This design comes from an exercise in tuning for small area, a short achievable clock period and few clock cycles per item on the open sky130 flow, not from production work. Only simulation tests tie the RTL to the original design; equivalence was not proved.

==> design.v <==
`timescale 1ns / 1ps
module mat_mul #
	(
        parameter integer DIM_LOG = 2,     
        parameter integer DIM = 2**DIM_LOG,
        parameter integer SIZE = DIM*DIM,
        parameter integer SIZE_LOG = 2*DIM_LOG,
        parameter integer DATA_WIDTH = 32
    )
    (
		input wire  s00_axi_aclk,
		input wire  s00_axi_aresetn,
		output wire  s00_axis_tready,
		input wire [DATA_WIDTH-1 : 0] s00_axis_tdata,
		input wire  s00_axis_tlast,
        input wire  s00_axis_tvalid,
		output wire  m00_axis_tvalid,
        output wire [DATA_WIDTH-1 : 0] m00_axis_tdata,
        output wire [(DATA_WIDTH/8)-1 : 0] m00_axis_tstrb,
        output wire  m00_axis_tlast,
        input wire  m00_axis_tready,
        input wire sel,
        input wire start
    );
	reg busy;               
	reg item_done;          
	reg matrix_done;        
	reg start_transfer;     
	reg transfer;           
	reg last_transfer;      
	reg mac_enable;         
    reg [DATA_WIDTH-1 : 0] mem_A [0 : SIZE-1];  
    reg [DATA_WIDTH-1 : 0] mem_B [0 : SIZE-1];  
    reg [DATA_WIDTH-1 : 0] mem_R [0 : SIZE-1];  
    reg [DATA_WIDTH-1 : 0] mat_A;    
    reg [DATA_WIDTH-1 : 0] mat_B;    
    reg [DATA_WIDTH-1 : 0] mat_R;    
    reg [SIZE_LOG-1 : 0] addr_stream_in;     
    reg [SIZE_LOG-1 : 0] addr_stream_out;    
    wire [SIZE_LOG-1 : 0] addr_A;    
    wire [SIZE_LOG-1 : 0] addr_B;    
    reg [SIZE_LOG-1 : 0] addr_R;     
    reg [DIM_LOG-1 : 0] row_cnt;     
    reg [DIM_LOG-1 : 0] col_cnt;     
    reg [DIM_LOG-1 : 0] tmp_cnt;     
    wire [DATA_WIDTH-1 : 0] mad;     
    reg [DATA_WIDTH-1 : 0] mac;      
    assign s00_axis_tready = !busy && !transfer;  
    always @ (posedge s00_axi_aclk) begin
        if (!s00_axi_aresetn || (s00_axis_tlast && s00_axis_tready && s00_axis_tvalid))
            addr_stream_in <= 0;
        else if (s00_axis_tready && s00_axis_tvalid)  
            addr_stream_in <= addr_stream_in + 1;  
    end
    always @ (posedge s00_axi_aclk) begin 
        if (s00_axis_tready && s00_axis_tvalid && !sel)  
            mem_A [addr_stream_in] <= s00_axis_tdata;
        if (busy)  
            mat_A <= mem_A [addr_A];
    end
    always @ (posedge s00_axi_aclk) begin
        if (s00_axis_tready && s00_axis_tvalid && sel)  
            mem_B [addr_stream_in] <= s00_axis_tdata;
        if (busy)  
            mat_B <= mem_B [addr_B];
    end
    assign m00_axis_tstrb = 4'hf;    
    assign m00_axis_tdata = mat_R;        
    assign m00_axis_tlast = last_transfer;        
    assign m00_axis_tvalid = transfer;       
    always @ (posedge s00_axi_aclk) begin
        if (!s00_axi_aresetn || last_transfer)  
            addr_stream_out <= 0;
        else if ((start_transfer || transfer) && m00_axis_tready && !busy)  
           addr_stream_out <= addr_stream_out + 1;  
    end
    always @ (posedge s00_axi_aclk) begin
        if (!s00_axi_aresetn)
            start_transfer <= 0;
        else
            start_transfer <= matrix_done;  
    end
    always @ (posedge s00_axi_aclk) begin
        if (!s00_axi_aresetn || last_transfer)  
            transfer <= 0;
        else if (start_transfer)   
            transfer <= 1;
    end
    always @ (posedge s00_axi_aclk) begin
        if (!s00_axi_aresetn)
            last_transfer <= 0;
        else
            last_transfer <= addr_stream_out == SIZE - 1;  
    end
    always @ (posedge s00_axi_aclk) begin
        if (item_done)  
            mem_R [addr_R] <= mad;  
        if ((start_transfer || transfer) && m00_axis_tready && !last_transfer)  
            mat_R <= mem_R [addr_stream_out];
    end
    always @ (posedge s00_axi_aclk) begin
        if (!s00_axi_aresetn || matrix_done || transfer)  
            busy <= 0;
        else if (start)  
            busy <= 1'b1;
    end
    always @ (posedge s00_axi_aclk) begin
        if (!s00_axi_aresetn)
            item_done <= 0;
        else
            item_done <= tmp_cnt == DIM - 1;  
    end
    always @ (posedge s00_axi_aclk) begin
        if (!s00_axi_aresetn)
            matrix_done <= 0;
        else
            matrix_done <=  row_cnt == DIM - 1 && col_cnt == DIM - 1 && tmp_cnt == DIM - 1 ;  
    end
    always @ (posedge s00_axi_aclk) begin
        if (!s00_axi_aresetn || tmp_cnt == DIM - 1 || matrix_done)  
            tmp_cnt <= 0;
        else if (busy)  
            tmp_cnt <= tmp_cnt + 1;
    end
    always @ (posedge s00_axi_aclk) begin
        if (!s00_axi_aresetn || matrix_done)  
            col_cnt <= 0;
        else if (tmp_cnt == DIM - 1)  
            col_cnt <= col_cnt + 1;
    end
    always @ (posedge s00_axi_aclk) begin
        if (!s00_axi_aresetn || matrix_done)  
            row_cnt <= 0;
        else if (col_cnt == DIM - 1 && tmp_cnt == DIM - 1)  
            row_cnt <= row_cnt + 1;
    end
    assign addr_A = (DIM * row_cnt) + tmp_cnt;   
    assign addr_B = (DIM * tmp_cnt) + col_cnt;  
    always @ (posedge s00_axi_aclk) begin
        if (!s00_axi_aresetn || start)
            addr_R <= 0;
        else if (busy)  
            addr_R <= (DIM * row_cnt) + col_cnt;  
    end
    assign mad = mat_A * mat_B + mac;
    always @ (posedge s00_axi_aclk) begin
       if (!s00_axi_aresetn || item_done)  
           mac <= 0;
       else if (mac_enable)
           mac <= mad;  
    end
    always @ (posedge s00_axi_aclk) begin
       if (!s00_axi_aresetn)
           mac_enable <= 0;
       else
           mac_enable <= busy && !matrix_done;  
    end
endmodule
==> run.sh <==
#!/bin/bash
# synth_recipe.tcl (not shown) runs the flow's synth.tcl, then flattens the netlist and writes it again
# the make line also repeats each setting of config.mk as NAME=value (left out here)
make -C /OpenROAD-flow-scripts/flow DESIGN_CONFIG=/design/flow/config.mk WORK_HOME=/design/flow/orfs CLKGATE_MAP_FILE= SYNTH_SCRIPT=/design/flow/synth_recipe.tcl finish
==> config.mk <==
export PLATFORM = sky130hd
export DESIGN_NAME = mat_mul
export DESIGN_NICKNAME = mat_mul
export VERILOG_FILES = /design/flow/design.v
export SDC_FILE = /design/flow/constraint.sdc
export NUM_CORES = 4
export LEC_CHECK = 0
export CAP_MARGIN = 20
export CORE_MARGIN = 2
export CORE_UTILIZATION = 40
export PLACE_DENSITY = 0.6
export SLEW_MARGIN = 20
==> constraint.sdc <==
create_clock -name core_clock -period 9.0 [get_ports {s00_axi_aclk}]
set_input_delay 1.8000 -clock core_clock [delete_from_list [all_inputs] [get_ports {s00_axi_aclk}]]
set_output_delay 1.8000 -clock core_clock [all_outputs]
set_load 0.01 [all_outputs]
==> report_table.html <==
<table>
<tr><th>Metric</th><th>Value</th></tr>
<tr><th colspan="2">STA</th></tr>
<tr><td>Final Slew Violations</td><td>0</td></tr>
<tr><td>Timing-limited maximum frequency</td><td>119 MHz</td></tr>
<tr><td>Fraction of the cycle the final worst path needs</td><td>93.2%</td></tr>
<tr><td>Transition at the pin with the smallest max-transition slack</td><td>1.03 ns</td></tr>
<tr><td>Total negative slack for setup checks</td><td>0 ns</td></tr>
<tr><th colspan="2">Logic synthesis</th></tr>
<tr><td>Register bit count reported by yosys</td><td>around 1700</td></tr>
<tr><td>Library cell with the largest summed area after synthesis</td><td>edfxtp_1</td></tr>
<tr><td>Synth Area in Compound Gates</td><td>less than 1%</td></tr>
<tr><td>Post-synthesis async set-or-reset flop share</td><td>0%</td></tr>
<tr><td>Top-area cell type share of the netlist area</td><td>between 60% and 70%</td></tr>
<tr><td>Synth unique cells</td><td>57</td></tr>
<tr><td>Dominant synthesized flop cell</td><td>edfxtp_1</td></tr>
<tr><td>Synthesized-area fraction occupied by and/or/nand/nor cells</td><td>4.72%</td></tr>
<tr><td>Most frequent cells after synthesis</td><td>1632 x edfxtp_1, 512 x inv_1, 480 x mux4_2</td></tr>
<tr><td>Dominant combinational cell family by area after synthesis</td><td>multiplexers</td></tr>
<tr><td>Synthesized netlist cell count</td><td>roughly 4400</td></tr>
<tr><td>Number of enable-type register cells in the synthesized netlist</td><td>about 1600</td></tr>
<tr><td>Multiplexer share of the synthesized area</td><td>14.0%</td></tr>
<tr><td>Post-synthesis share of cell area spent on full adders, half adders and majority gates</td><td>between 10% and 20%</td></tr>
<tr><td>Sequential area share after synthesis</td><td>62.9%</td></tr>
<tr><td>Count leader, synth</td><td>edfxtp_1</td></tr>
<tr><th colspan="2">Die</th></tr>
<tr><td>Horizontal extent of the die</td><td>~450 um</td></tr>
<tr><td>Area enclosed by the die boundary</td><td>203000 um2</td></tr>
<tr><th colspan="2">Clocking</th></tr>
<tr><td>Clock tree root buffer cell</td><td>clkbuf_16</td></tr>
<tr><td>CTS tree</td><td>yes</td></tr>
<tr><td>Clock transition at the registers of the reported paths</td><td>about 0.06 ns</td></tr>
<tr><td>Clock sink count</td><td>between 1500 and 2000</td></tr>
<tr><td>TritonCTS Buffers</td><td>173</td></tr>
<tr><th colspan="2">Final layout</th></tr>
<tr><td>Leading cell type in the layout, fill and taps excluded</td><td>edfxtp_1</td></tr>
<tr><td>Utilization of the core after routing</td><td>a little under half</td></tr>
<tr><td>Signed area change from the synthesized netlist to the final layout</td><td>12.6%</td></tr>
<tr><th colspan="2">Global routing</th></tr>
<tr><td>Overall track demand over capacity in global routing</td><td>19.0%</td></tr>
<tr><td>Peak-usage layer in the global routing report</td><td>met2</td></tr>
<tr><td>Largest net degree at the start of global routing</td><td>between 100 and 150</td></tr>
<tr><th colspan="2">Worst setup path</th></tr>
<tr><td>Required arrival time at the worst endpoint</td><td>between 9 and 10 ns</td></tr>
<tr><td>Worst reg-to-reg path cell count</td><td>25</td></tr>
<tr><td>Kind of end point of the critical path</td><td>register</td></tr>
<tr><th colspan="2">Detailed routing</th></tr>
<tr><td>DRC violations left</td><td>0</td></tr>
<tr><td>Count of TritonRoute iterations in the first routing pass</td><td>6</td></tr>
<tr><td>Number of nets with antenna violations after routing</td><td>0</td></tr>
<tr><td>Detail Route met3 WL</td><td>9970 um</td></tr>
<tr><th colspan="2">Placement</th></tr>
<tr><td>IO Port Bufs</td><td>73</td></tr>
<tr><th colspan="2">Run status</th></tr>
<tr><td>Run status</td><td>complete, no violations</td></tr>
</table>
Testbench counts, summed over its fixed seeds: cycles 20,984, jobs 192.
[state kept, by name, indices dropped and copies added, names as in the netlist, 4 cells and up]
name,count
mat_B,32
addr_stream_in,4
mem_A,512
mat_A,32
mat_R,32
mem_B,512
addr_stream_out,4
mac,32
mem_R,512
addr_R,4
[area by class of cell]
class | instances | area (um2) | area share [%]
Sequential cell | 1689 | 50200 | 55.9
Multi-Input combinational cell | 1999 | 27000 | 30.2
Clock buffer | 222 | 4590 | 5.11
Tap cell | 2640 | 3300 | 3.68
Inverter | 512 | 1920 | 2.14
Timing Repair Buffer | 209 | 1720 | 1.91
Clock inverter | 88 | 931 | 1.04
Antenna cell | 4 | 10.0 | 0.0112
[critical path: stages, from the launching register on]
cell      delay [ns]
edfxtp_1        0.93
and2_1          0.26
fa_1            0.44
fa_1            0.49
fa_1            0.51
inv_1           0.05
fa_1            0.47
inv_1           0.06
fa_1            0.49
inv_1           0.05
fa_1            0.53
inv_1           0.05
fa_1            0.48
inv_1           0.05
fa_1            0.47
inv_1           0.04
ha_1            0.21
a21oi_1         0.22
o21bai_1        0.08
a21oi_1         0.22
and3_1          0.19
o211ai_1        0.20
a41o_1          0.36
o21a_1          0.20
o21a_1          0.19
nor2_1          0.77
[through the flow]
step / cell area, um2 / hold WS [ns] / setup slack [ns]
2_1_floorplan: 79700 / 0.420 / 1.42
3_3_place_gp: 84200 / 0.463 / 0.669
3_5_place_dp: 84200 / 0.475 / 0.491
4_1_cts: 89800 / 0.489 / 0.452
5_1_grt: 89700 / 0.523 / 0.154
6_report: 89700 / 0.486 / 0.608
[worst paths after layout]
kind | start | to | slack, ns
setup / recovery | mat_A[12]$_DFFE_PP_ | mem_R[11][28]$_DFFE_PP_ | 0.61
hold / removal | row_cnt[0]$_SDFFE_PP0P_ | addr_R[2]$_SDFFE_PP0P_ | 0.49
setup reg to reg | mat_A[12]$_DFFE_PP_ | mem_R[11][28]$_DFFE_PP_ | 0.61
hold reg to reg | row_cnt[0]$_SDFFE_PP0P_ | addr_R[2]$_SDFFE_PP0P_ | 0.49
### The metal 1 layer

Bar = 100 um. Supply wires on this layer in gray.
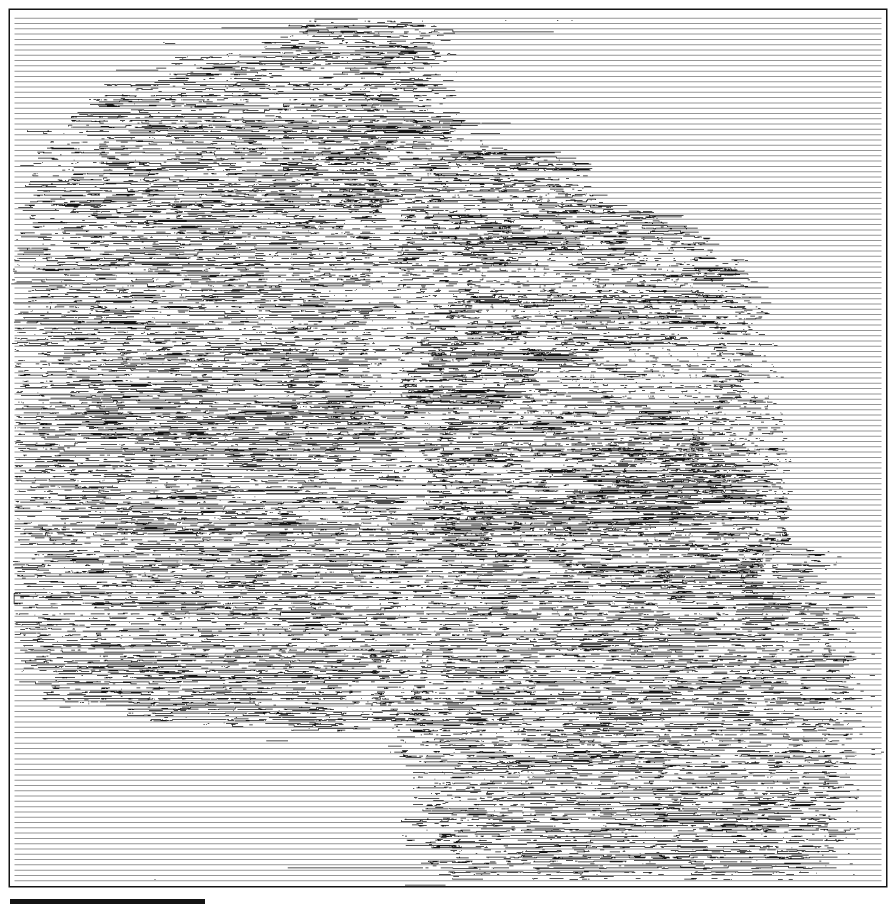
share of all routed wire = 42%
longest straight run = 126 um

### The metal 2 layer

Bar = 100 um. Cells faint in the background.
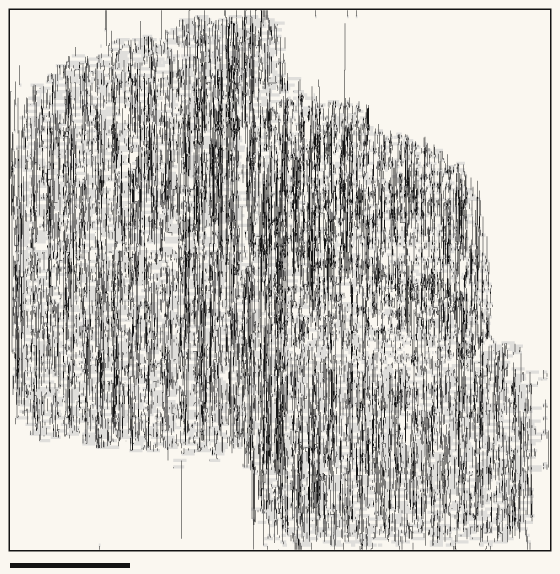
main direction = vertical
share of all routed wire = 51%
Via Count: 38900
Routed WL: 189000 um
met2 layer usage reported by global route: 32.2%

### The metal 3 layer

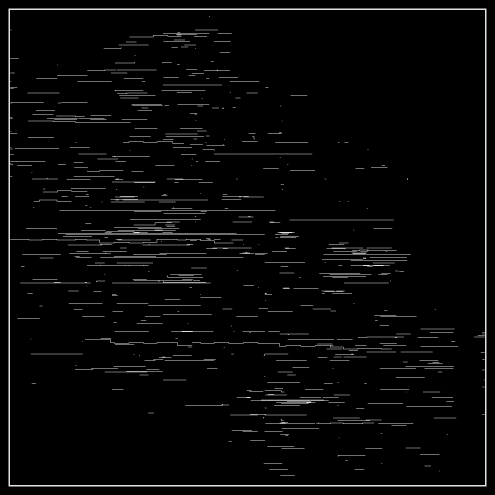
longest straight run = 205 um
nets with wire on the layer = 264
Global Route met3 Usage: 2.81%

port drivers added, routing unchanged:
The flow's constraints put no driver on any port. The routed layout listed below was extracted and timed again, unchanged, in two steps.
Step 1 sets driving cells, clkbuf_16 on the clock port and buf_2 on the other inputs (assumed; they add their load-dependent delay and slew).
Step 2 moves the port delays by t, midway between the first and last clock arrival at a register: inputs arrive t later, outputs are due t later. That takes back most of the time a late clock gives input paths.
Three values: ideal, step 1, step 2; two values: the first two.
t, ns: 0.885
setup slack, ns: 0.608 / 0.608 / 0.608
worst setup path after step 2: register to register
slew at the worst register clock pin (ns): 0.09 / 0.09
pins driven straight from the clock port: 1
After both steps setup and hold are still met in this run. The setup slack of this run moves by 0.000 ns with the drivers and by 0.000 ns with both steps.
